Background: an optimization exercise with open tools, aiming at small area. Do not read the settings as production practice. RTL that was checked went through simulation tests only; none was proved equivalent to the original. Not every run is shown, and edits may drop behaviour that the tests do not exercise. Function not checked in run 2: the RTL went through the layout flow alone. No driver is modelled on the clock port, so clocking that relies on it looks cheaper here than on a real chip. Power figures rest on the tool's default switching activity, not on a simulated workload.

File: design.v
module compressor_decompressor #(
 parameter WIDTH                 = 64,
 parameter DICT_ENTRY            = 16,
 parameter DICT_WORD             = 32,
 parameter WORD                  = 32,
 parameter CACHE_LINE            = 128,
 parameter TOTAL_WIDTH           = 136,
 parameter TOTAL_BITS_COMPRESSED = 34,
 parameter WORD2_LENGTH          = 6,
 parameter TOTAL_LENGTH          = 7,
 parameter DICT_WORD2            = 16,
 parameter OUT_SHIFT_BIT         = 7,
 parameter INPUT_LENGTH          = 9,
 parameter I_WORD                = 196,
 parameter LENGTH_CODE           = 2,
 parameter REMAIN_LENGTH         = 8
) (
 input  logic i_clk,
 input  logic i_reset,
 input  logic i_update_d,
 input  logic i_decompressor_en,
 input  logic i_compressor_en,
 input  logic i_compressed_flag,
 input  logic [WIDTH - 1:0]       i_word_c,
 input  logic [CACHE_LINE - 1 : 0] i_word_d,
 output logic [CACHE_LINE - 1 : 0] o_compressed_word,
 output logic [CACHE_LINE - 1 : 0] o_decompressed_word,
 output logic                      o_compressed_flag,
 output logic                      o_finish_c_flag
);
function automatic [1:0] match_class(input logic [31:0] a, input logic [31:0] b);
  logic [3:0] v;
  for (int k = 0; k < 4; k++) v[k] = (a[8*k +: 8] == b[8*k +: 8]);
  case (v)
    4'b1111: match_class = 2'd3;
    4'b1110: match_class = 2'd2;
    4'b1100: match_class = 2'd1;
    default: match_class = 2'd0;
  endcase
endfunction
function automatic [5:0] clen(input logic [2:0] e);
  case (e)
    3'b000: clen = 6'd2;
    3'b001: clen = 6'd6;
    3'b010: clen = 6'd12;
    3'b011: clen = 6'd16;
    3'b100: clen = 6'd24;
    3'b101: clen = 6'd34;
    default: clen = 6'd0;
  endcase
endfunction
function automatic [2:0] cenc(input logic z, input logic ms, input logic [1:0] t);
  if (!ms) begin
    case (t)
      2'd0: cenc = 3'b101;
      2'd1: cenc = 3'b100;
      2'd2: cenc = 3'b011;
      default: cenc = 3'b001;
    endcase
  end else if (!z) begin
    cenc = (t == 2'd3) ? 3'b001 : 3'b010;
  end else begin
    case (t)
      2'd2: cenc = 3'b010;
      2'd3: cenc = 3'b111;
      default: cenc = 3'b000;
    endcase
  end
endfunction
function automatic [33:0] ccode(input logic [2:0] e, input logic [3:0] idx, input logic [31:0] w);
  case (e)
    3'b001: ccode = {28'd0, idx, 2'b10};
    3'b010: ccode = {22'd0, w[7:0], 4'b0111};
    3'b011: ccode = {18'd0, w[7:0], idx, 4'b1011};
    3'b100: ccode = {10'd0, w[15:0], idx, 4'b0011};
    3'b101: ccode = {w, 2'b01};
    default: ccode = 34'd0;
  endcase
endfunction
function automatic [5:0] dlen(input logic [1:0] c, input logic [1:0] cb);
  case (c)
    2'b00: dlen = 6'd2;
    2'b01: dlen = 6'd34;
    2'b10: dlen = 6'd6;
    default:
      case (cb)
        2'b00: dlen = 6'd24;
        2'b01: dlen = 6'd12;
        2'b10: dlen = 6'd16;
        default: dlen = 6'd32;
      endcase
  endcase
endfunction
logic [31:0] bank1 [0:7];
logic [31:0] bank2 [0:7];
logic [2:0]  ptr1, ptr2;
logic [31:0] dict [0:15];
always_comb
  for (int k = 0; k < 8; k++) begin
    dict[2*k]   = bank1[k];
    dict[2*k+1] = bank2[k];
  end
logic wr, wr2, wr3, wr4;               
logic [31:0] dw1, dw2;                 
logic [31:0] cw1_in, cw2_in;
assign cw1_in = i_word_c[31:0];
assign cw2_in = i_word_c[63:32];
logic [15:0] f1_3, f1_2, f1_1, f2_3, f2_2, f2_1;
always_comb
  for (int e = 0; e < 16; e++) begin
    logic h1, m1, l1e, h2, m2, l2e;
    h1  = (cw1_in[31:16] == dict[e][31:16]);
    m1  = (cw1_in[15:8]  == dict[e][15:8]);
    l1e = (cw1_in[7:0]   == dict[e][7:0]);
    h2  = (cw2_in[31:16] == dict[e][31:16]);
    m2  = (cw2_in[15:8]  == dict[e][15:8]);
    l2e = (cw2_in[7:0]   == dict[e][7:0]);
    f1_3[e] = h1 & m1 & l1e;
    f1_2[e] = h1 & m1 & ~l1e;
    f1_1[e] = h1 & ~m1 & ~l1e;
    f2_3[e] = h2 & m2 & l2e;
    f2_2[e] = h2 & m2 & ~l2e;
    f2_1[e] = h2 & ~m2 & ~l2e;
  end
logic [1:0]  t1, pv2;
logic [3:0]  loc1, ploc2;
logic [15:0] sel1, sel2;
always_comb begin
  t1   = (|f1_3) ? 2'd3 : (|f1_2) ? 2'd2 : (|f1_1) ? 2'd1 : 2'd0;
  sel1 = (|f1_3) ? f1_3 : (|f1_2) ? f1_2 : f1_1;
  pv2  = (|f2_3) ? 2'd3 : (|f2_2) ? 2'd2 : (|f2_1) ? 2'd1 : 2'd0;
  sel2 = (|f2_3) ? f2_3 : (|f2_2) ? f2_2 : f2_1;
  loc1 = 4'd0;
  for (int e = 15; e >= 0; e--) if (sel1[e]) loc1 = e;
  ploc2 = 4'd0;
  for (int e = 15; e >= 0; e--) if (sel2[e]) ploc2 = e;
end
logic       z1, z2, ms1, ms2;
logic [1:0] fv2, t2;
logic [3:0] loc2;
always_comb begin
  z1  = ~|cw1_in;
  z2  = ~|cw2_in;
  ms1 = ~|cw1_in[31:8];
  ms2 = ~|cw2_in[31:8];
  fv2 = match_class(cw2_in, cw1_in);
  if (fv2 >= pv2) begin
    t2   = fv2;
    loc2 = 4'd0;
  end else begin
    t2   = pv2;
    loc2 = ploc2;
  end
  if (fv2 == 2'd3 && ms1) t2 = 2'd0;
  wr  = i_reset & (t1 == 2'd0) & ~ms1;
  wr2 = i_reset & (t2 == 2'd0) & ~ms2;
end
logic [2:0]  e1_s1, e2_s1;
logic [67:0] p_s1;
always_comb begin
  e1_s1 = cenc(z1, ms1, t1);
  e2_s1 = cenc(z2, ms2, t2);
  p_s1  = {34'd0, ccode(e1_s1, loc1, cw1_in)} |
          ({34'd0, ccode(e2_s1, loc2, cw2_in)} << clen(e1_s1));
end
logic [2:0]  e1_s2, e2_s2;
logic [67:0] p_s2;
always_ff @(posedge i_clk, negedge i_reset) begin
  if (~i_reset) begin
    e1_s2 <= 3'b001;
    e2_s2 <= 3'b001;
    p_s2  <= 68'h82;
  end else begin
    e1_s2 <= e1_s1;
    e2_s2 <= e2_s1;
    p_s2  <= p_s1;
  end
end
logic [6:0] tl2;
assign tl2 = clen(e1_s2) + clen(e2_s2);
logic [7:1] st, s64;
logic       pf2, opf, full, fin;
logic [7:0] st8, s648, nst, ns64, s64_nx, st_nx;
logic       pfn, store2, stop2;
always_comb begin
  st8  = {st, 1'b0};
  s648 = {s64, 1'b0};
  nst  = st8 + tl2;
  pfn  = 1'b0;
  if (tl2 >= 7'd64) begin
    if (st8 <= 8'd60) begin
      ns64 = nst;
      pfn  = 1'b1;
    end else ns64 = s648 + tl2;
  end else if (pf2) ns64 = s648 - 8'd64 + tl2;
  else ns64 = s648 + tl2;
  store2 = s648 >= 8'd64;
  stop2  = ~full & (nst > 8'd128);
  if (store2) begin
    if (pf2 & ~stop2) s64_nx = s648 - 8'd64 + tl2;
    else s64_nx = {1'b0, tl2};
  end else s64_nx = ns64;
  if (full) st_nx = {1'b0, tl2};
  else if (stop2) st_nx = 8'd0;
  else st_nx = nst;
end
logic [67:0] p_s3;
logic [6:1]  tl3;
logic [7:1]  sh3;
logic        push3, stop3, fin3;
always_ff @(posedge i_clk, negedge i_reset) begin
  if (~i_reset) begin
    st    <= '0;
    s64   <= '0;
    p_s3  <= '0;
    push3 <= 1'b0;
    fin3  <= 1'b0;
  end else begin
    st    <= st_nx[7:1];
    s64   <= s64_nx[7:1];
    p_s3  <= p_s2;
    push3 <= opf;
    fin3  <= fin;
  end
end
always_ff @(posedge i_clk) begin
  pf2   <= pfn;
  opf   <= pf2;
  full  <= (nst == 8'd128);
  fin   <= full | stop2;
  tl3   <= tl2[6:1];
  sh3   <= s64;
  stop3 <= stop2;
end
logic [127:0] ra1, ra2, bk;
logic [63:0]  bk1;
logic         tog, bk_cnt;
logic         store3;
logic [127:0] ra1_nx;
logic [63:0]  b3hi;
assign store3 = sh3[7] | sh3[6];
assign ra1_nx = (ra1 << {tl3, 1'b0}) | {60'd0, p_s3};
logic [127:0] b3;
assign b3     = ra1 << {sh3[6:1], 1'b0};
assign b3hi   = b3[127:64];
always_ff @(posedge i_clk, negedge i_reset) begin
  if (~i_reset) begin
    ra1 <= '0;
    ra2 <= '0;
    tog <= 1'b0;
  end else begin
    ra1 <= ra1_nx;
    if (store3) tog <= ~tog;
    if (store3 & (push3 | ~tog)) ra2[63:0]   <= push3 ? ra1[63:0]   : b3hi;
    if (store3 & (push3 | tog))  ra2[127:64] <= push3 ? ra1[127:64] : b3hi;
  end
end
always_ff @(posedge i_clk, negedge i_reset) begin
  if (~i_reset) begin
    bk1    <= '0;
    bk     <= '0;
    bk_cnt <= 1'b0;
  end else if (i_compressor_en) begin
    bk1    <= i_word_c;
    bk_cnt <= ~bk_cnt;
    if (bk_cnt) bk[63:0] <= bk1;
    else bk[127:64] <= bk1;
  end
end
assign o_compressed_word = stop3 ? bk : ra2;
assign o_compressed_flag = ~stop3;
assign o_finish_c_flag   = fin3;
logic [193:0] sreg, areg;    
logic [7:1]   rl;
logic         crl;
logic         cf, den;
assign cf  = i_compressed_flag;
assign den = i_decompressor_en;
logic [1:0]  fc, fcb, sc, scb;
logic [3:0]  idx1, idx2;
logic [5:0]  l1, l2;
logic [6:0]  tl;
logic [7:0]  ss;
logic [33:0] aw2;
always_comb begin
  fc   = sreg[1:0];
  fcb  = (cf & (&sreg[1:0])) ? sreg[3:2] : 2'b00;
  idx1 = (cf & (&sreg[1:0])) ? sreg[7:4] : sreg[5:2];
  l1   = den ? dlen(fc, fcb) : 6'd0;
  ss   = cf ? 8'(sreg >> l1) : 8'd0;
  sc   = ss[1:0];
  scb  = (&ss[1:0]) ? ss[3:2] : 2'b00;
  idx2 = (&ss[1:0]) ? ss[7:4] : ss[5:2];
  l2   = den ? dlen(sc, scb) : 6'd0;
  tl   = cf ? ({1'b0, l1} + {1'b0, l2}) : 7'd0;
  aw2  = 34'(areg >> l1);
  wr3  = i_reset & (&fc) & (fcb != 2'b01);
  wr4  = i_reset & (&sc) & (scb != 2'b01);
end
function automatic [31:0] ddec(input logic [1:0] c, input logic [1:0] cb,
                               input logic [33:0] w, input logic [31:0] d);
  case (c)
    2'b00: ddec = 32'd0;
    2'b01: ddec = w[33:2];
    2'b10: ddec = d;
    default:
      case (cb)
        2'b00: ddec = {d[31:16], w[23:8]};
        2'b01: ddec = {24'd0, w[11:4]};
        2'b10: ddec = {d[31:8], w[15:8]};
        default: ddec = w[31:0];
      endcase
  endcase
endfunction
logic [31:0] dsel1, dsel2;
always_comb begin
  dsel1 = 32'd0;
  dsel2 = 32'd0;
  for (int e = 0; e < 16; e++) begin
    dsel1 = dsel1 | ({32{idx1 == e}} & dict[e]);
    dsel2 = dsel2 | ({32{idx2 == e}} & dict[e]);
  end
end
assign dw1 = ddec(fc, fcb, areg[33:0], dsel1);
assign dw2 = ddec(sc, scb, aw2, dsel2);
logic [193:0] b1a, b1s, b2, mrg;
logic [7:0]   rl8, rln;
always_comb begin
  rl8 = {rl, 1'b0};
  b1a = areg >> tl;
  b1s = sreg >> tl;
  b2  = {66'd0, (cf & (i_update_d | crl)) ? i_word_d : 128'd0} << (crl ? rl8[6:0] : 7'd0);
  mrg = b2 | b1a;
  if (!cf) rln = 8'd0;
  else if (crl) rln = den ? (rl8 - {1'b0, tl} + 8'd128) : 8'd0;
  else rln = rl8 - {1'b0, tl};
end
always_ff @(posedge i_clk, negedge i_reset) begin
  if (~i_reset) begin
    areg <= '0;
    rl   <= '0;
    crl  <= 1'b0;
  end else begin
    areg <= mrg;
    rl   <= rln[7:1];
    crl  <= rln < 8'd68;
  end
end
always_ff @(posedge i_clk)
  sreg <= (cf & i_reset) ? (crl ? mrg : b1s) : 194'd0;
logic [127:0] stg, dout;
logic         wc;
always_ff @(posedge i_clk, negedge i_reset) begin
  if (~i_reset) begin
    wc         <= 1'b0;
    stg[63:0]  <= '0;
  end else begin
    wc         <= ~wc;
    stg[63:0]  <= {dw2, dw1};
  end
end
always_ff @(posedge i_clk)
  stg[127:64] <= stg[63:0];
always_ff @(posedge i_clk)
  if (~wc) dout <= stg;
assign o_decompressed_word = cf ? dout : i_word_d;
logic        we1;
logic [31:0] wd1, wd2;
always_comb begin
  we1 = wr | (~wr2 & (wr3 | wr4));
  wd1 = ~i_reset ? 32'd0 : wr ? cw1_in : wr3 ? dw1 : dw2;
  wd2 = ~i_reset ? 32'd0 : cw2_in;
end
always_ff @(posedge i_clk, negedge i_reset) begin
  if (~i_reset) begin
    ptr1 <= '0;
    ptr2 <= '0;
  end else begin
    if (wr | wr3) ptr1 <= ptr1 + 3'd1;
    if (wr2 | wr4) ptr2 <= ptr2 + 3'd1;
  end
end
always_ff @(posedge i_clk)
  for (int k = 0; k < 8; k++) begin
    if (~i_reset | (we1 & (ptr1 == k))) bank1[k] <= wd1;
    if (~i_reset | (wr2 & (ptr2 == k))) bank2[k] <= wd2;
  end
endmodule
File: flow/run.sh
#!/bin/bash
# Layout flow: the standard flow (standard.sh: floorplan, power grid and
# tap cells as standard) with
#  - the standard synthesis but an area-oriented ABC script (flow/area.abc) (flow/synth.tcl),
#  - buf_1 port buffers instead of the default port buffer cell,
#  - CTS with clkbuf_8 buffers in small sink clusters and no dummy loads,
#  - a power-recovery (downsizing) pass after CTS on paths with slack.
# Each tool's output stays in the ORFS logs standard.sh writes; this
# script's own output goes to run_flow.log.
exec > run_flow.log 2>&1
export AREA_ABC_SCRIPT="$PWD/flow/area.abc"
export BUFFER_PORTS_ARGS="-buffer_cell sky130_fd_sc_hd__buf_1"
export CTS_ARGS="-sink_clustering_enable -repair_clock_nets -dont_use_dummy_load -buf_list sky130_fd_sc_hd__clkbuf_8 -sink_clustering_size 10 -sink_clustering_max_diameter 40"
export POST_CTS_TCL="$PWD/flow/post_cts.tcl"
# standard.sh with its synthesis script swapped for flow/synth.tcl
sed "s#SYNTH_SCRIPT=[^ ]*#SYNTH_SCRIPT=$PWD/flow/synth.tcl#" standard.sh > standard_area_synth.sh
grep -q "SYNTH_SCRIPT=$PWD/flow/synth.tcl" standard_area_synth.sh || exit 1
bash standard_area_synth.sh finish
File: flow/area.abc
strash
&get -n
&fraig -x
&put
dc2
strash
&get -n
&st
&syn2
&dch -f
&nf -p -R 1000
&st
&syn2
&dch -f
&nf -p -R 1000
&st
&syn2
&dch -f
&nf -p -R 1000
&st
&syn2
&dch -f
&nf -p -R 1000
&st
&syn2
&dch -f
&nf -p -R 1000
&st
&syn2
&dch -f
&nf -p -R 1000
&st
&dch -f
&nf -p -R 2000 -F 6 -A 6
&put
File: flow/post_cts.tcl
# Downsize cells on paths with positive setup slack, then re-legalize.
estimate_parasitics -placement
repair_timing -recover_power 100 -verbose
detailed_placement
check_placement -verbose
File: flow/synth.tcl
# The standard flow's synthesis script (synth_recipe.tcl) with one change: ORFS's abc call
# uses the area-oriented script flow/area.abc instead of ORFS's speed script.
# Everything else (yosys synth -nofsm -noshare, flip-flop mapping, flatten,
# renaming) is the standard synthesis, so the registers are the same.
proc synth {args} { yosys synth -nofsm -noshare {*}$args }
proc abc {args} {
  set i [lsearch -exact $args -script]
  if {$i >= 0} { lset args [expr {$i + 1}] $::env(AREA_ABC_SCRIPT) }
  yosys abc {*}$args
}
source $::env(SCRIPTS_DIR)/synth.tcl
# left out here: clear keep_hierarchy, flatten, clean up, hide names made inside functions, write 1_2_yosys.v
File: standard.sh
#!/bin/bash
# synth_recipe.tcl (not shown) runs the flow's synth.tcl, then flattens the netlist and writes it again
# the make line also repeats each setting of config.mk as NAME=value (left out here)
make -C /OpenROAD-flow-scripts/flow DESIGN_CONFIG=/design/flow/config.mk WORK_HOME=/design/flow/orfs CLKGATE_MAP_FILE= SYNTH_SCRIPT=/design/flow/synth_recipe.tcl "${@:-finish}"
File: config.mk
export PLATFORM = sky130hd
export DESIGN_NAME = compressor_decompressor
export DESIGN_NICKNAME = compressor_decompressor
export VERILOG_FILES = /design/flow/design.v
export SDC_FILE = /design/flow/constraint.sdc
export NUM_CORES = 4
export LEC_CHECK = 0
export CAP_MARGIN = 20
export CORE_MARGIN = 2
export CORE_UTILIZATION = 45
export SLEW_MARGIN = 20
File: constraint.sdc
create_clock -name core_clock -period 20.0 [get_ports {i_clk}]
set_input_delay 4.0000 -clock core_clock [delete_from_list [all_inputs] [get_ports {i_clk}]]
set_output_delay 4.0000 -clock core_clock [all_outputs]
set_load 0.01 [all_outputs]
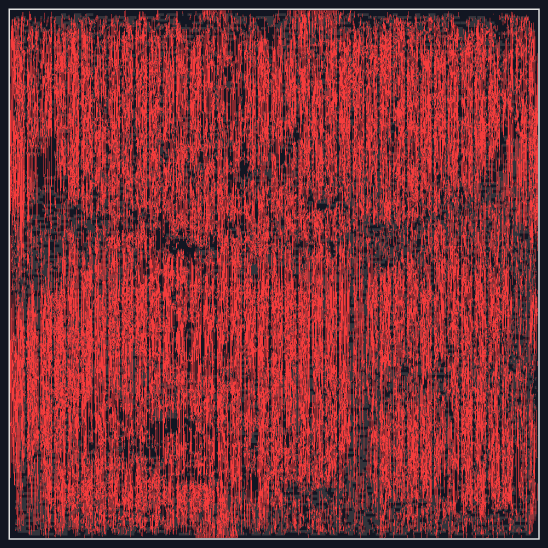
**Above:** run 1 (M2 wires).
Scale: 1 px per um.
nets with wire on the layer: 12448
wire length on this layer: 289 mm

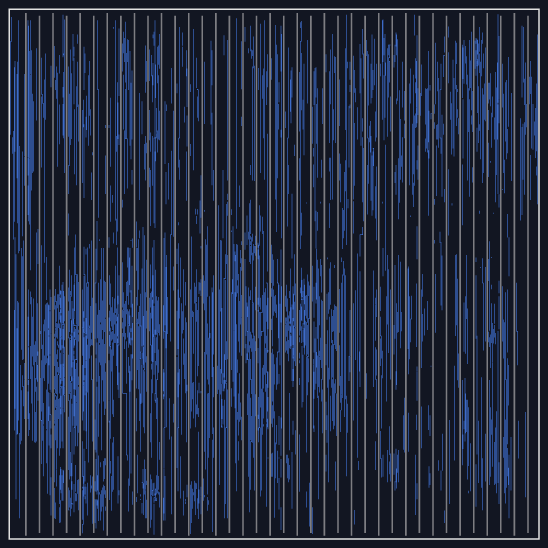
**Above:** run 1 (the metal 4 layer).
Scale: 1 px per um. Supply wires on this layer in gray.
longest straight run: 245 um
nets with wire on the layer: 953
main direction: vertical

==> impl_metrics.ini, run 1 <==
[outcome]
outcome = timing/DRC/antenna clean

[global_routing]
antenna_found_initial = 78
grt_max_degree = 159
vias_in_the_first_global_route = 125000
groute.layer.met3.usage = 0.268
met1_grt_util = 0.667
grt_overflow = 0
globalRouteMet2Util = 0.692

[floorplanning]
pin_count = 456
tapcell.inserted = 3589
area_of_the_die_mm2 = 0.279
fp.dieW_um = 528
initial_utilization = 0.452
floorplan.core_area_mm2 = 0.274
floorplan.die.height_um = 528

[timing]
hold_viol = 0
fin_skew_ns = 0.129
post-route-period-util = 0.703
slew_headroom = 0.0625
final_critical_path_setup_slack_ns = 5.94
setup_viol_count_final = 0
setup_repair_after_global_routing_missed_its_margin = false
setup-tns-final_ns = 0
fin_hold_ws_ns = 0.309

[synthesis]
ys_seq_elements = 1797
most_frequently_used_cell_type_in_the_post_synthesis_netlist = sky130_fd_sc_hd__nand2_1
dominantRegCellSynth = sky130_fd_sc_hd__dfrtp_1
post_synth_main_area_contributors = sky130_fd_sc_hd__dfrtp_1, sky130_fd_sc_hd__edfxtp_1, sky130_fd_sc_hd__mux2i_1
synthDominantCellAreaShare = 0.177
async_sr_flop_fraction = 0.490
synthesis.area_per_instance_um2 = 9.05
netlist_instances = 13700
synth.net_count = 13900
synth-warning-count = 4

[setup_path]
reg2reg_depth = 27
worst-setup-path-type = in2reg
timing_startpoint_of_the_critical_path = i_compressed_flag
cp_data_required_time_ns = 20.93
timing.critical_path.arrival_ns = 14.99
crit_reg_reg_endpoint = sreg[26]$_SDFF_PN0_
cpPeakStageDelay_ns = 0.89
critical_path.max_fanout = 69
critPathTopFamily = buffers and inverters
timing.rr.start = sreg[0]$_SDFFE_PN0P_
setup.worst_path.end_class = register
worstPathBufferInverterCount = 6

[final_layout]
finish.instance_area_mm2 = 0.140
clk_tree_area_frac = 0.0324
seq_cells = 1797
num-nonclk-inverters = 193
multi_input_area_share = 0.550
comb_multi_in = 11700
layout_commonest_cell = sky130_fd_sc_hd__nand2_1
layout_common_cells = sky130_fd_sc_hd__nand2_1, sky130_fd_sc_hd__nor2_1, sky130_fd_sc_hd__mux2i_1
multi_input_comb_area_mm2 = 0.0770
nFillCells = 26300
area_used_by_sequential_logic_in_the_layout_mm2 = 0.0468
finish.utilization = 0.512
seq_area_frac = 0.334
signal_buffers = 940
nets = 15200
final.clkbuf_count = 330

[pwr]
power_leakage_nw = 56.7
power.density_cell_area_mw_per_mm2 = 135

[job]
max_cap_violations = 0

[routing]
detail_route.drc_violations = 0
detailroute.via_count = 137000
drt_pass1_iterations = 17
antenna_violating_nets_post_route = 0
drt_iter0_markers = 25500

[clock_network]
cts_num_sinks = 1797
cts_tree = done

[placed_design]
area_after_detailed_placement_mm2 = 0.134
hpwlAfterDp_mm = 562

[hold_path]
timing.hold.worst.start = opf$_DFF_P_
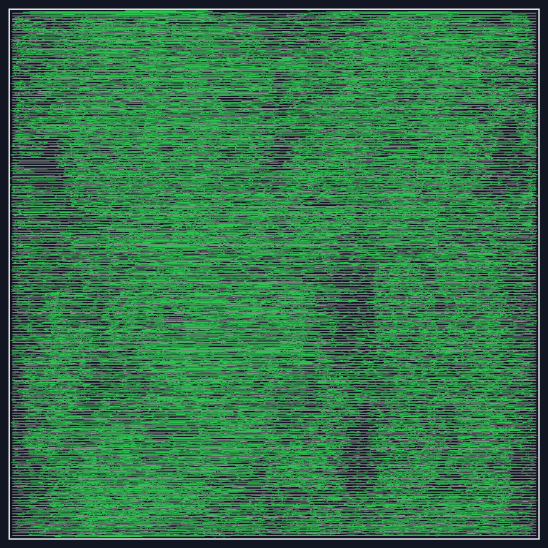
**Above:** run 1 (metal 1).
Scale: 1 px per um. Supply wires on this layer in gray.
share of all routed wire: 37%
main direction: horizontal
nets with wire on the layer: 14345
wire length on this layer: 285 mm

## run 1: per-stage QoR
stage	power (mW)	instances
after global placement	15.1	18100
after detailed placement	15.1	18100
final	18.8	18600
after global routing	19.2	18500
after floorplan	10.9	13700
## run 1: sequential cells by signal, summed over array words and instances (netlist names), 194 cells and up
name	flops
bank1	256
areg	194
bank2	256
sreg	194
## run 1: kinds of logic after synthesis
family	count (synthesis)	synth area share
buffers and inverters	193	0.00586
multiplexers	2020	0.171
XOR/XNOR	910	0.0644
flip-flops	1797	0.378
AO/OA/AOI/OAI	4383	0.226
AND/OR/NAND/NOR	4304	0.147
adder cells (fa/ha/maj)	58	0.00647
## run 1: power by group
group,internal (mW),switching (mW),total [mW]
logic,2.87,6.58,9.45
clock network,1.44,1.54,2.98
registers,4.86,1.56,6.41
total,9.16,9.68,18.8
## run 1: per-layer routing
layer / share of wire / vias to the layer above
li1: - / 54800
met2: 0.38 / 12600
met1: 0.37 / 66000
met5: 0.0014 / -
met3: 0.17 / 3177
met4: 0.083 / 58
## Run 2: large edit since run 1, in outline
design.v: 388 -> 2254 lines; modules unchanged: 0
  backup_buffer: new, 27 lines
  barrel_shifter_1: new, 22 lines
  barrel_shifter_2: new, 22 lines
  barrel_shifter_3: new, 25 lines
  barrel_shifter_d2: new, 22 lines
  barrel_shifter_right: new, 23 lines
  code_concatenator: new, 38 lines
  comparator_array1: new, 35 lines
  comparator_array2: new, 36 lines
  comparator_array4: new, 58 lines
  comparator_compress: new, 7 lines
  comparator_decompress: new, 6 lines
  compare_value: new, 13 lines
  control_signal_generator_compress: new, 10 lines
  control_signal_generator_decompress: new, 40 lines
  decoder: new, 32 lines
  decompressor: new, 215 lines
  fifo_dict: new, 46 lines
  fifo_ptr_gen: new, 36 lines
  reg_file_dual: new, 48 lines
  latch_module_compress: new, 17 lines
  latch_module_decompress: new, 17 lines
  length_accumulator: new, 92 lines
  length_generation: new, 72 lines
  length_generator: new, 27 lines
  length_packing_reg: new, 85 lines
  matching_length_reg: new, 36 lines
  matching_stage: new, 63 lines
  max2_with_index: new, 44 lines
  max_selector: new, 87 lines
  and 17 more new or edited modules
==> module matching_stage as of run 2 <==
module matching_stage #(parameter WIDTH = 64, DICT_ENTRY = 16, DICT_WORD = 32, WORD = 32) (
 input  logic               i_clk,
 input  logic               i_reset,
 input  logic [WIDTH - 1:0] i_word,
 output logic [3:0]         o_location2,
 output logic [3:0]         o_location4,
 output logic [11:0]        o_codeded1,
 output logic [11:0]        o_codeded3,
 output logic               type_matched1,  
 output logic               type_matched3,  
 output logic               match_s1,  
 output logic               match_s3,  
 output logic [1:0]         type_matched2,  
 output logic [1:0]         type_matched4,  
 output logic [1:0]         fifo_wr_signal,
 output logic [31:0]        first_word,
 output logic [31:0]        second_word,
 input  logic [511:0]       dictionary_data
);
logic         align2;
logic         align4;
assign first_word  = i_word[31:0];
assign second_word = i_word[63:32];
comparator_array2 #(.INPUT_WORD(WORD), .DICT_ENTRY(DICT_ENTRY), .DICT_WORD(DICT_WORD)) comparator_array2(
                    .i_reset(i_reset),
                    .i_input(first_word),
                    .i_dict(dictionary_data),
                    .o_type_matched(type_matched2),
                    .o_align(align2),
                    .o_location(o_location2)
);
comparator_array1 #(.WIDTH(WORD)) comparator_array1 (
                    .i_reset(i_reset),
                    .i_word(first_word),
                    .o_type_matched(type_matched1),
                    .o_match_s(match_s1),
                    .o_code(o_codeded1)
);
comparator_array4 #(.INPUT_WORD(WORD), .DICT_ENTRY(DICT_ENTRY), .DICT_WORD(DICT_WORD)) comparator_array4(
                    .i_reset(i_reset),
                    .i_input(second_word),
                    .i_first_word(first_word),
                    .i_match_s1(match_s1),
                    .i_dict(dictionary_data),
                    .o_type_matched(type_matched4),
                    .o_align(align4),
                    .o_location(o_location4)
);
comparator_array1 #(.WIDTH(WORD)) comparator_array3 (
                    .i_reset(i_reset),
                    .i_word(second_word),
                    .o_type_matched(type_matched3),
                    .o_match_s(match_s3),
                    .o_code(o_codeded3)
);
control_signal_generator_compress control_signal_generator (
    .i_match_s1(match_s1),
    .i_match_s3(match_s3),
    .i_type_matched2(type_matched2),
    .i_type_matched4(type_matched4),
    .o_wr_control(fifo_wr_signal) 
);
endmodule
==> module decompressor as of run 2 <==
module decompressor #(
 parameter WIDTH_DATA_IN = 128,
 parameter INPUT_LENGTH = 9,
 parameter WORD  = 16,
 parameter WIDTH = 32,
 parameter I_WORD = 196,
 parameter I_WORD2 = 34,
 parameter LENGTH_CODE = 2,
 parameter LENGTH = 6,
 parameter REMAIN_LENGTH = 8,
 parameter RESULT_LENGTH = 7
) 
(
 input  logic                         i_clk,
 input  logic                         i_decompressor_en,
 input  logic                         i_reset,
 input  logic                         i_update,
 input  logic                         i_comp_flag,
 input  logic [WIDTH_DATA_IN - 1 : 0] i_data,
 output logic [WIDTH_DATA_IN - 1 : 0] o_data,
 output logic [LENGTH_CODE - 1 : 0]   ctrl_signal,
 output logic [WIDTH - 1 : 0]         first_word,
 output logic [WIDTH - 1 : 0]         second_word,
 input  logic [WORD * WIDTH - 1 :0]   dictionary_data
);
logic [LENGTH_CODE - 1 : 0]  o_first_code;
logic [LENGTH_CODE - 1 : 0]  o_first_code_bak;
logic [LENGTH_CODE - 1 : 0]  o_second_code;
logic [LENGTH_CODE - 1 : 0]  o_second_code_bak;
logic [I_WORD2 - 1 : 0]      i_compressed_word1, i_compressed_word2;
logic [$clog2(WORD) - 1 :0]  o_idx1, o_idx2;
logic [LENGTH - 1 : 0]       o_first_length, o_second_length;
logic [REMAIN_LENGTH - 1 : 0]o_remain_length;
logic [REMAIN_LENGTH - 1 : 0]o_remain_length_n;
logic [RESULT_LENGTH - 1 : 0]o_len_r;
logic [RESULT_LENGTH - 1 : 0]o_mux_1;
logic [I_WORD - 1 : 0]       o_barrel_shifter2; 
logic [I_WORD - 1 : 0]       o_barrel_shifter1; 
logic [I_WORD - 1 : 0]       o_or_gate; 
logic [I_WORD - 1 : 0]       reg_array1_out; 
logic [WIDTH_DATA_IN - 1 : 0]o_reg_array3;
logic [WIDTH_DATA_IN - 1 : 0]o_latch; 
logic [I_WORD - 1 : 0]       o_mux_2; 
logic                        o_comp_signal;
logic                        latch_en;
logic [$clog2(WIDTH_DATA_IN)-1:0]    o_total_length_n;
logic [I_WORD - 1 : 0]       i_decoder2;
logic mux2_sel;
assign i_decoder2 = reg_array1_out >> o_first_length;
logic o_comp_signal_r;
always_ff @(posedge i_clk or negedge i_reset) begin
   if (~i_reset) begin
     o_comp_signal_r <= '0;
   end else begin
     o_comp_signal_r <= o_comp_signal;
   end
 end
assign mux2_sel = i_update | o_comp_signal_r;
unpacker #(
 .WIDTH(WIDTH_DATA_IN),  
 .CODE(LENGTH_CODE),  
 .WORD(WORD),  
 .LENGTH(LENGTH))  
unpacker
(
 .i_clk(i_clk),
 .i_comp_flag(i_comp_flag),
 .i_decompressor_en(i_decompressor_en),
 .i_reset(i_reset),
 .i_update(o_comp_signal_r),
 .i_data(o_mux_2),
 .o_first_code(o_first_code),
 .o_first_code_bak(o_first_code_bak),
 .o_idx1(o_idx1),
 .o_second_code(o_second_code),
 .o_second_code_bak(o_second_code_bak),
 .o_idx2(o_idx2),
 .o_first_length(o_first_length),
 .o_second_length(o_second_length),
 .o_remain_length(o_remain_length),
 .o_total_length_n(o_total_length_n),
 .o_remain_length_n(o_remain_length_n)
);
control_signal_generator_decompress control_signal_gen (
 .i_first_code(o_first_code),
 .i_first_code_bak(o_first_code_bak),
 .i_second_code(o_second_code),
 .i_second_code_bak(o_second_code_bak),
 .ctrl_signal(ctrl_signal)
);  
decoder #(
 .CODES(LENGTH_CODE),  
 .WORD(WORD),  
 .WIDTH(WIDTH),  
 .I_WORD(I_WORD),  
 .I_WORD2(I_WORD2)  
) decoder1
(
 .i_codes(o_first_code),
 .i_codes_bak(o_first_code_bak),
 .i_word(reg_array1_out),  
 .i_idx(o_idx1),
 .i_dict(dictionary_data),
 .o_word(first_word)
);
decoder #(
 .CODES(LENGTH_CODE),  
 .WORD(WORD),  
 .WIDTH(WIDTH),  
 .I_WORD(I_WORD),  
 .I_WORD2(I_WORD2)  
) decoder2
(
 .i_codes(o_second_code),
 .i_codes_bak(o_second_code_bak),
 .i_word(i_decoder2), 
 .i_idx(o_idx2),
 .i_dict(dictionary_data),
 .o_word(second_word)
);
reg_out #(
 .WIDTH(WIDTH),  
 .O_WIDTH(WIDTH_DATA_IN)  
)register_array3(
 .i_clk(i_clk),
 .i_reset(i_reset),
 .i_word1(first_word),
 .i_word2(second_word),
 .o_word(o_reg_array3),
 .o_count(latch_en)
);
latch_module_decompress #(
 .WIDTH(WIDTH_DATA_IN)  
) latch_module
(
 .i_clk(i_clk),
 .i_reset(i_reset),
 .i_enable(latch_en),
 .i_word(o_reg_array3),
 .o_word(o_latch)
);
three_input_carry_save_adder #(
 .WORD_LENGTH(LENGTH),  
 .REMAIN_LENGTH(REMAIN_LENGTH),  
 .RESULT_LENGTH(RESULT_LENGTH)  
) carry_save_adder
(
 .i_first_len(o_first_length),
 .i_second_len(o_second_length),
 .i_remain_len(o_remain_length),  
 .o_len_r(o_len_r)
);
comparator_decompress substracter(
 .i_len_r(o_remain_length_n),
 .o_comp_signal(o_comp_signal)  
);
mux2_1 #(
 .N(RESULT_LENGTH))  
mux1 (
 .i_option(o_comp_signal_r),
 .i_a(7'd0),
 .i_b(o_remain_length),
 .o_word(o_mux_1)
);
barrel_shifter_d2 #(
 .WIDTH(I_WORD),  
 .I_WIDTH(WIDTH_DATA_IN),  
 .SHIFT_BIT(RESULT_LENGTH)  
) barrel_shifter2 (
 .i_comp_flag(i_comp_flag),
 .i_word(i_data),
 .i_amt(o_mux_1),
 .o_word(o_barrel_shifter2)
);
or_gate_d #(
 .WIDTH(I_WORD))  
 or_gate( 
 .i_first_word(o_barrel_shifter2),
 .i_second_word(o_barrel_shifter1), 
 .o_word(o_or_gate)
);
mux2_1 #(
 .N(I_WORD))
mux2 (   
 .i_option(mux2_sel),
 .i_a(o_barrel_shifter1),
 .i_b(o_or_gate),
 .o_word(o_mux_2)
);
barrel_shifter_right #(
 .WIDTH(I_WORD)
) barrel_shifter1
(
 .i_data(reg_array1_out),
 .i_amt(o_total_length_n),        
 .o_data(o_barrel_shifter1)
); 
register_array #(
 .TOTAL_WIDTH(I_WORD))
register_array1 (
 .i_clk(i_clk),
 .i_reset(i_reset),  
 .i_en(1'b1),
 .i_word(o_mux_2),
 .o_word(reg_array1_out)
);
mux2_1 #(
 .N(WIDTH_DATA_IN))  
mux_out (   
 .i_option(i_comp_flag),
 .i_a(i_data),
 .i_b(o_latch),
 .o_word(o_data)
);
endmodule
==> module latch_module_compress as of run 2 <==
module latch_module_compress #(
    parameter WIDTH = 128
)
(
    input  logic                i_clk,
    input  logic                i_reset,
    input  logic                i_enable,
    input  logic [WIDTH - 1 :0] i_word,
    output logic [WIDTH - 1 :0] o_word
);
logic [WIDTH - 1 :0] hold_q;
always_ff @(posedge i_clk, negedge i_reset) begin
    if(~i_reset) hold_q <= '0;
    else if (i_enable) hold_q <= i_word;
end
assign o_word = (~i_reset) ? '0 : (i_enable ? i_word : hold_q);
endmodule
==> module total_length_generator as of run 2 <==
module total_length_generator (
 input  logic [5:0] i_word1_length,
 input  logic [5:0] i_word2_length,
 output logic [6:0] o_total_length
);
assign o_total_length = i_word1_length + i_word2_length;
endmodule
==> module padding_module as of run 2 <==
module padding_module (
  input  logic [127:0] i_word,
  input  logic         i_reset,
  input  logic [7:0]   i_padd_amount,
  output logic [127:0] o_word
);
  logic [127:0] mask;
always_comb begin
 if (~i_reset) begin
	o_word = 128'd0;
	mask = 128'd0;
 end else begin
	if (i_padd_amount >= 128)
	  mask = 128'd0;   
	else
	  mask = (128'hFFFFFFFFFFFFFFFFFFFFFFFFFFFFFFFF) >> i_padd_amount;
	o_word = i_word & mask;
 end
end
endmodule
==> module or_gate_d as of run 2 <==
module or_gate_d #(
 parameter WIDTH = 196
)
(
 input logic [WIDTH - 1 : 0] i_first_word,
 input logic [WIDTH - 1 : 0] i_second_word,
 output logic [WIDTH - 1 :0] o_word
);
assign o_word = i_first_word | i_second_word;
endmodule
==> module barrel_shifter_right as of run 2 <==
module barrel_shifter_right #(parameter WIDTH = 196)(
    input  logic [WIDTH-1:0] i_data,
    input  logic [6:0]       i_amt,        
    output logic [WIDTH-1:0] o_data
); 
 logic [WIDTH-1:0] s0;
 logic [WIDTH-1:0] s1;
 logic [WIDTH-1:0] s2;
 logic [WIDTH-1:0] s3;
 logic [WIDTH-1:0] s4;
 logic [WIDTH-1:0] s5;
 logic [WIDTH-1:0] s6;
 logic [WIDTH-1:0] s7;
    assign s0 = i_data;
    assign s1 = i_amt[0] ? {{1'b0}, s0[WIDTH-1:1]} : s0;
    assign s2 = i_amt[1] ? {{2{1'b0}}, s1[WIDTH-1:2]} : s1;
    assign s3 = i_amt[2] ? {{4{1'b0}}, s2[WIDTH-1:4]} : s2;
    assign s4 = i_amt[3] ? {{8{1'b0}}, s3[WIDTH-1:8]}: s3;
    assign s5 = i_amt[4] ? {{16{1'b0}}, s4[WIDTH-1:16]} : s4;
    assign s6 = i_amt[5] ? {{32{1'b0}}, s5[WIDTH-1:32]} : s5;
    assign s7 = i_amt[6] ? {{64{1'b0}}, s6[WIDTH-1:64]} : s6;
    assign o_data = s7;
endmodule
==> module unpacker as of run 2 <==
module unpacker #(
  parameter WIDTH  = 128,
  parameter CODE   = 2,
  parameter WORD   = 16,
  parameter LENGTH = 6,
  parameter WIDTH196 = 196
)(
  input  logic                       i_clk,
  input  logic                       i_decompressor_en,
  input  logic                       i_comp_flag,
  input  logic                       i_reset,
  input  logic                       i_update,
  input  logic [WIDTH196 - 1 : 0]    i_data,
  output logic [CODE - 1 : 0]        o_first_code,
  output logic [CODE - 1 : 0]        o_first_code_bak,
  output logic [$clog2(WORD)-1 : 0]  o_idx1,
  output logic [CODE - 1 : 0]        o_second_code,
  output logic [CODE - 1 : 0]        o_second_code_bak,
  output logic [$clog2(WORD)-1 : 0]  o_idx2,
  output logic [LENGTH - 1 : 0]      o_first_length,
  output logic [LENGTH - 1 : 0]      o_second_length,
  output logic [$clog2(WIDTH) : 0]   o_remain_length,
  output logic [$clog2(WIDTH)-1:0]   o_total_length_n,
  output logic [$clog2(WIDTH) : 0]   o_remain_length_n
);
logic [WIDTH196-1:0] shifted_data_n, shifted_data_r;
logic [$clog2(WIDTH)-1:0] total_length_next;
logic [WIDTH196-1:0] second_shifted;
logic test_first_code;
logic test_second_code;
assign o_total_length_n = total_length_next;
always_comb begin
  if(~i_reset | ~i_comp_flag) begin
    shifted_data_n = '0;
    second_shifted = '0;
    total_length_next = '0;
    test_first_code = '0;
    test_second_code = '0;
    o_remain_length_n = 8'd0;
  end else begin
    if(i_decompressor_en) total_length_next = o_first_length + o_second_length;
    else total_length_next = '0;
    if(i_update) begin
    shifted_data_n = i_data;
    second_shifted = shifted_data_r >> o_first_length;
    test_first_code = &shifted_data_r[1:0];
    test_second_code = &second_shifted[1:0];
    o_remain_length_n = ~i_decompressor_en ? 1'b0 : o_remain_length - total_length_next + 8'd128;  
    end else begin
    shifted_data_n = shifted_data_r >> total_length_next;
    second_shifted = shifted_data_r >> o_first_length;
    test_first_code = &shifted_data_r[1:0];
    test_second_code = &second_shifted[1:0];
    o_remain_length_n = o_remain_length - total_length_next;
    end
  end
end
always_ff @(posedge i_clk or negedge i_reset) begin : proc_update
  if (~i_reset) begin
    shifted_data_r <= '0;
    o_remain_length <= '0;
  end else begin
    o_remain_length <= o_remain_length_n;
    shifted_data_r <= shifted_data_n;
  end
end
always_comb begin : proc_first
  if (~i_reset) begin
    o_first_code      = '0;
    o_first_code_bak  = '0;
    o_idx1            = '0;
  end else begin
    o_first_code = shifted_data_r[1:0];
    if (test_first_code) begin
      o_first_code_bak = shifted_data_r[3:2];
      o_idx1 = shifted_data_r[7:4];
    end else begin
      o_first_code_bak = '0;
      o_idx1 = shifted_data_r[5:2];
    end
  end
end
length_generator #(
  .CODE(CODE),
  .LENGTH(LENGTH)
) length_gen1 (
  .i_reset(i_reset & i_decompressor_en),
  .i_codes(o_first_code),
  .i_codes_bak(o_first_code_bak),
  .o_length1(o_first_length)
);
always_comb begin : proc_second
  if (~i_reset) begin
    o_second_code     = '0;
    o_second_code_bak = '0;
    o_idx2            = '0;
  end else begin
    o_second_code = second_shifted[1:0];
    if (test_second_code) begin
      o_second_code_bak = second_shifted[3:2];
      o_idx2 = second_shifted[7:4];
    end else begin
      o_second_code_bak = '0;
      o_idx2 = second_shifted[5:2];
    end
  end
end
length_generator #(
  .CODE(CODE),
  .LENGTH(LENGTH)
) length_gen2 (
  .i_reset(i_reset & i_decompressor_en),
  .i_codes(o_second_code),
  .i_codes_bak(o_second_code_bak),
  .o_length1(o_second_length)
);
endmodule
==> module backup_buffer as of run 2 <==
module backup_buffer#(
 parameter WIDTH = 128,
 parameter WORD_WIDTH = 64
)
(
 input logic                      i_clk,
 input logic                      i_reset,
 input logic                      i_en,
 input logic  [WORD_WIDTH - 1:0]  i_word,
 output logic [WIDTH - 1:0]       o_backup_buffer
);
logic counter;
always_ff @(posedge i_clk, negedge i_reset) begin
 if(~i_reset) begin
    o_backup_buffer <= 128'd0;
    counter <= 1'b0;
 end else if (i_en) begin
    if(counter)  begin
     o_backup_buffer[WORD_WIDTH - 1:0] <= i_word;
     counter <= 1'b0; 
    end else begin 
     o_backup_buffer[WIDTH - 1 : WORD_WIDTH] <= i_word;
     counter <= 1'b1;
    end
 end
end
endmodule
==> module comparator_array1 as of run 2 <==
module comparator_array1 #(
    parameter WIDTH = 32
)(
    input  logic                         i_reset,
    input  logic [WIDTH -1:0]            i_word,
    output logic                         o_type_matched,
    output logic                         o_match_s,
    output logic [11:0]                  o_code   
);
 logic match_zzzz;
 logic MSB_24_match;
 assign match_zzzz = ~(|i_word);
 assign MSB_24_match = ~(|i_word[31:8]);
always_comb begin
    if(i_reset) begin
       if (match_zzzz) begin
           o_code = 12'b0000_00000000;
           o_match_s = 1'b1;
		   o_type_matched = 1'b1;
       end else if (MSB_24_match) begin
           o_code = {4'b1101, i_word[7:0]};
           o_match_s = 1'b1;
		   o_type_matched = 1'b0;
       end else begin
           o_code = 12'b0;
           o_match_s = 1'b0;
		   o_type_matched = 1'b0;
       end
    end else begin
        o_code = 12'b0000_00000000;
        o_match_s = 1'b1;
		o_type_matched = 1'b1;
    end
end
endmodule
==> module barrel_shifter_1 as of run 2 <==
module barrel_shifter_1 #(
    parameter WIDTH = 68,
    parameter SHIFT_BIT = 6 
)
(
    input  logic [WIDTH -1:0]     i_word,
    input  logic [SHIFT_BIT -1:0] i_amt,
    output logic [WIDTH -1:0]     o_word
);
    logic [WIDTH -1 :0] s0;
    logic [WIDTH -1 :0] s1;    
    logic [WIDTH -1 :0] s2;
    logic [WIDTH -1 :0] s3;
    logic [WIDTH -1 :0] s4;
    logic [WIDTH -1 :0] s5;
    assign s0 = i_amt[0]? {i_word[WIDTH - 2 : 0], 1'b0} :i_word ;
    assign s1 = i_amt[1]? {s0[WIDTH - 3 : 0], 2'b00} : s0 ;
    assign s2 = i_amt[2]? {s1[WIDTH - 5 : 0], 4'h0} : s1;
    assign s3 = i_amt[3]? {s2[WIDTH - 9 : 0], 8'h0} : s2;
    assign s4 = i_amt[4]? {s3[WIDTH - 17 : 0], 16'h0} :s3;
    assign o_word = i_amt[5]? {s4[WIDTH - 33 : 0], 32'h0} : s4;
endmodule
==> module control_signal_generator_compress as of run 2 <==
module control_signal_generator_compress (
    input  logic [1:0] i_type_matched2,
    input  logic       i_match_s1,
    input  logic       i_match_s3,
    input  logic [1:0] i_type_matched4,
    output logic [1:0] o_wr_control 
);
assign o_wr_control[0] = (~(i_type_matched2[0] | i_type_matched2[1]) & ~i_match_s1);
assign o_wr_control[1] = (~(i_type_matched4[0] | i_type_matched4[1]) & ~i_match_s3);
endmodule
==> run.sh (new file) <==
#!/bin/bash
# synth_recipe.tcl (not shown) runs the flow's synth.tcl, then flattens the netlist and writes it again
# the make line also repeats each setting of config.mk as NAME=value (left out here)
make -C /OpenROAD-flow-scripts/flow DESIGN_CONFIG=/design/flow/config.mk WORK_HOME=/design/flow/orfs CLKGATE_MAP_FILE= SYNTH_SCRIPT=/design/flow/synth_recipe.tcl finish
--- a/config.mk
+++ b/config.mk
@@ -8,4 +8,4 @@
 export CAP_MARGIN = 20
 export CORE_MARGIN = 2
-export CORE_UTILIZATION = 45
+export CORE_UTILIZATION = 40
 export SLEW_MARGIN = 20
removed: flow/run.sh
removed: flow/area.abc
removed: flow/post_cts.tcl
removed: flow/synth.tcl
removed: standard.sh
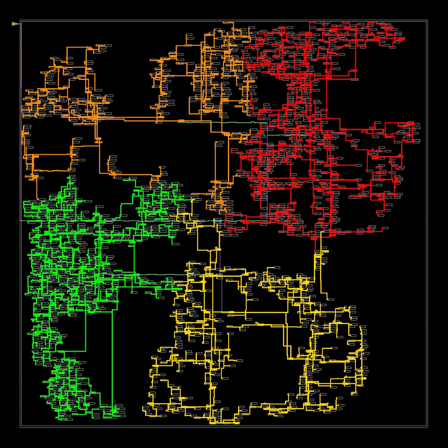
**Above:** run 2 (clock tree branches).
htree depth: 4
library cell used as clock root buffer: sky130_fd_sc_hd__clkbuf_16
count of clock tree sinks: 1954

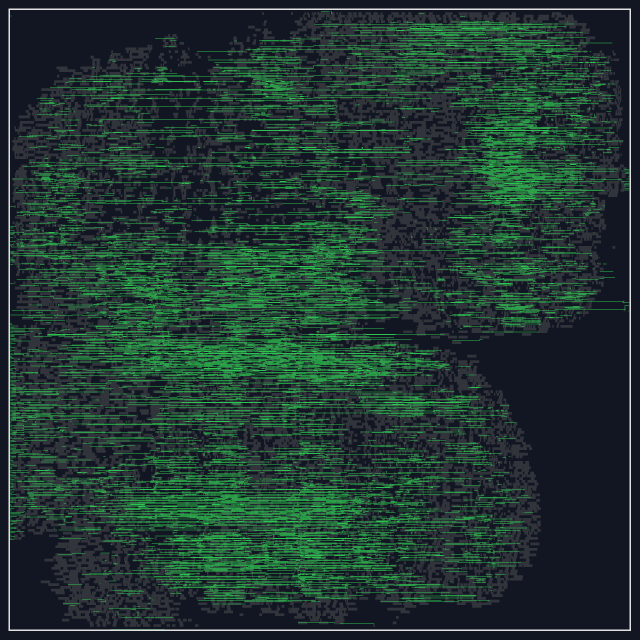
**Above:** run 2 (M3 wires).
Scale: 1 px per um.
share of all routed wire: 14%
nets with wire on the layer: 2964
wire length on this layer: 108 mm

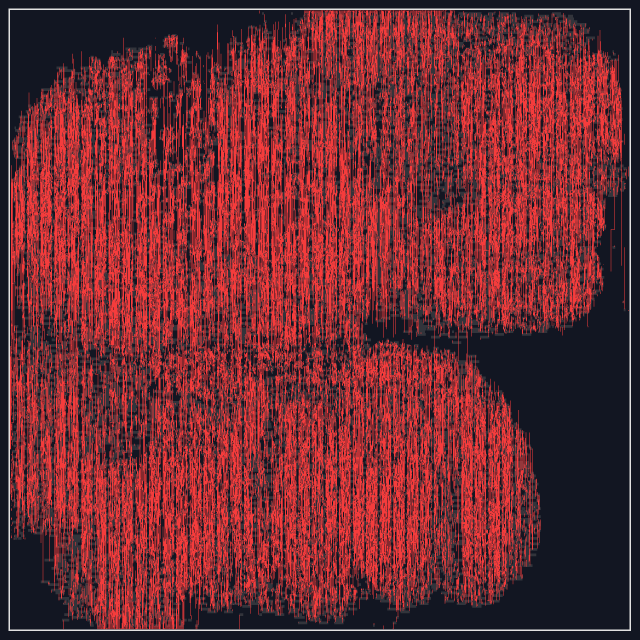
**Above:** run 2 (M2 wires).
Scale: 1 px per um.
longest straight run: 160 um
wire length on this layer: 320 mm
nets with wire on the layer: 13849
share of all routed wire: 40%

==> run 2 against run 1 <==
Net effect: die area is 38% higher; clock skew down 0.030 ns; via count grew 5.5%; routed wire length increased by 3.7%; critical path depth is 10 higher; still clean; core utilization decreased by 6.7 points; clock power rose by 53%; global-route usage decreased by 13 points.
==> impl_metrics.ini, run 2 <==
[global_routing]
vias_in_the_first_global_route = 133000
globalRouteMet2Util = 0.560
groute.layer.met3.usage = 0.149
global_route_hottest_layer = met2
grt_max_degree = 178
global_route.usage.total = 0.401
antenna_found_initial = 91
met1_grt_util = 0.517
grt_overflow = 0

[synthesis]
synthesis.area_per_instance_um2 = 9.19
yosys.area.top_type = sky130_fd_sc_hd__dfrtp_1
async_sr_flop_fraction = 0.671
synthDominantCellAreaShare = 0.216
synth_top_cells_by_count = sky130_fd_sc_hd__nand2_1, sky130_fd_sc_hd__mux2i_1, sky130_fd_sc_hd__nor2_1
synth_area_mm2 = 0.152
dominantRegCellSynth = sky130_fd_sc_hd__dfrtp_1
muxShareOfSynthArea = 0.246
synth_area_in_compound_gates = 0.141
most_frequently_used_cell_type_in_the_post_synthesis_netlist = sky130_fd_sc_hd__nand2_1
synth_simple_gate_area_frac = 0.155
seq_area_frac_synth = 0.344
synth-warning-count = 36
ys_seq_elements = 1954
yosysUniqueCellTypes = 106
synth_xor_xnor_area_share = 0.0644
yosys.area_share.adder = 0.00806
post_synth_main_area_contributors = sky130_fd_sc_hd__dfrtp_1, sky130_fd_sc_hd__mux2i_1, sky130_fd_sc_hd__edfxtp_1
netlist_instances = 16500
synth.net_count = 16800
number_of_enable_flip_flop_cells_after_synthesis = 640
synth_top_family_by_area = multiplexers

[final_layout]
finish.utilization = 0.445
multi_input_comb_area_mm2 = 0.0936
clk_tree_area_frac = 0.0479
multi_input_area_share = 0.556
seq_area_frac = 0.310
area_used_by_sequential_logic_in_the_layout_mm2 = 0.0521
top_regs = dictionary.rf_dual.regs1 x256, dictionary.rf_dual.regs2 x256
layout.nonclk_buf_frac = 0.0428
dominant_cells = multi-input gates
num-nonclk-inverters = 188
nets = 16400
insertedDiodeCount = 72
finish.instance_area_mm2 = 0.168
signal_buffers = 835
final.clkbuf_count = 299
flow.area_growth_from_synthesis_pct = 11.0
seq_cells = 1954
final_cell_count_no_fill = 21400
comb_multi_in = 12900
layout_common_cells = sky130_fd_sc_hd__nand2_1, sky130_fd_sc_hd__mux2i_1, sky130_fd_sc_hd__nor2_1
layout_commonest_cell = sky130_fd_sc_hd__nand2_1
nFillCells = 36700
layout-drive-gt1-share = 0.120

[setup_path]
timing.rr.start = dictionary.rf_dual.regs2[7][21]$_SDFFCE_PN0P_
setup.worst_path.end_class = register
cpPeakStageDelay_ns = 0.95
timing.critical_path.arrival_ns = 15.95
critical_path.max_fanout = 50
cp_data_required_time_ns = 20.58
worstPathBufferInverterCount = 7
cp-start-kind = input pin
critPathTopFamily = compound AO/OA/AOI/OAI gates
path_common_cell = sky130_fd_sc_hd__ha_1
timing_startpoint_of_the_critical_path = i_word_c[51]
worst-setup-path-type = in2reg

[clock_network]
ctsResizeCount = 0
cts_tree = done
cts.repair_timing.setup_buffer_count = 0
holdBufCountCts = 0
number_of_buffers_on_the_longest_clock_path = 4
path_clk_slew_ns = 0.05
numCtsBuffers = 228

[placed_design]
hpwlAfterDp_mm = 602
area_after_detailed_placement_mm2 = 0.160
gp_congestion = 1.12
placed_cells_incl_taps = 20900
buffer_ports.inserted = 455

[pwr]
clock_power_mw = 4.57
power.share.clock = 0.230
internal-power_mw = 10.8
seq_power_share = 0.341
power_combinational_mw = 8.53
group_with_the_largest_share_of_power = combinational cells
comb_power_share = 0.429
power_leakage_nw = 73.2
ir_worst_vdd_mv = 0.104
p_total_mw = 19.9
power_spent_charging_and_discharging_nets_mw = 9.07
power.share.switching = 0.456
seq-power_mw = 6.79
power.density_cell_area_mw_per_mm2 = 118

[routing]
antenna_violating_nets_post_route = 0
route.met3.wl_mm = 108
drt-vias-per-instance = 6.73
top_metal_used = met5
detailroute.via_count = 144000
wl_met1_mm = 303
wire_per_inst_um = 37.2
drt_iter0_markers = 24300
drt_pass1_iterations = 10
wl_met2_mm = 320
detail_route.drc_violations = 0

[outcome]
outcome = timing/DRC/antenna clean

[floorplanning]
floorplan.die.height_um = 620
fp.dieW_um = 620
area_of_the_die_mm2 = 0.384
initial_utilization = 0.401
floorplan.core_area_mm2 = 0.378
tapcell.inserted = 5016
pin_count = 456
rows = 226

[job]
max_cap_violations = 0

[timing]
worst_pin_slew_ns = 1.30
setup-tns-final_ns = 0
fmax_ghz = 0.0650
slew_headroom = 0.109
final_critical_path_setup_slack_ns = 4.63
post-route-period-util = 0.769
timing.final.crit_period_ns = 15.37
fin_skew_ns = 0.0991
timing_max_transition_violations_final = 0
setup_viol_count_final = 0
setup_repair_after_global_routing_missed_its_margin = false
fin_hold_ws_ns = 0.330
hold_viol = 0

[hold_path]
hold_crit_class = reg2reg
-- run 2: cell count changes in the layout (fill, tap and decap cells not counted), sizes merged, moves of 274 or more --
| cell | change |
|---|---|
| o21ai | -544 |
| mux2i | +829 |
| buf | -369 |
| a21oi | -467 |
| clkdlybuf4s50 | +388 |
| xor2 | +330 |
| mux4 | +379 |
| nand2 | +558 |
| dfxtp | -274 |
| dfrtp | +429 |
-- run 2: worst paths after layout --
check | endpoint | depth (start not counted)
worst max-delay path | dictionary.rf_dual.regs2[0][4]$_SDFFCE_PN0P_ | 35
worst min register to register | compressor.pipeline_reg.o_finish_final$_DFF_PN0_ | 0
worst max register to register | dictionary.rf_dual.regs2[0][4]$_SDFFCE_PN0P_ | 34
worst min-delay path | compressor.pipeline_reg.o_finish_final$_DFF_PN0_ | 0
min in group asynchronous | compressor.stage1and2.pipeline_reg.o_word[20]$_DFF_PN0_ | 1
max in group asynchronous | compressor.pipeline_reg.o_word[22]$_DFF_PN0_ | 7

[separate check: timing with driven ports]
How much do the figures lean on ideal ports? The routed layouts below were timed once more, with nothing changed but the port constraints. Step 1, drivers: a clkbuf_16 drives i_clk and a buf_2 each remaining input, both assumed. Step 2 times the ports against the registers' clock, not the clock port: input delays grow and output delays shrink by t, the midpoint of the rising clock arrivals with the driver on. Three values: no drivers, after step 1, after step 2; two values: the first two.
| run | t, ns | setup WS [ns] | hold slack, ns | worst setup path at the end |
|---|---|---|---|---|
| run 1 | 1.191 | 5.941 / 6.021 / 4.830 | 0.309 / 0.309 / 0.309 | input to register |
| run 2 | 1.081 | 4.626 / 4.722 / 3.641 | 0.330 / 0.330 / 0.330 | input to register |
After both steps every run listed still meets setup and hold. For run 1, which loses most, drivers alone change the setup slack by +0.080 ns; drivers and shift together by -1.111 ns.
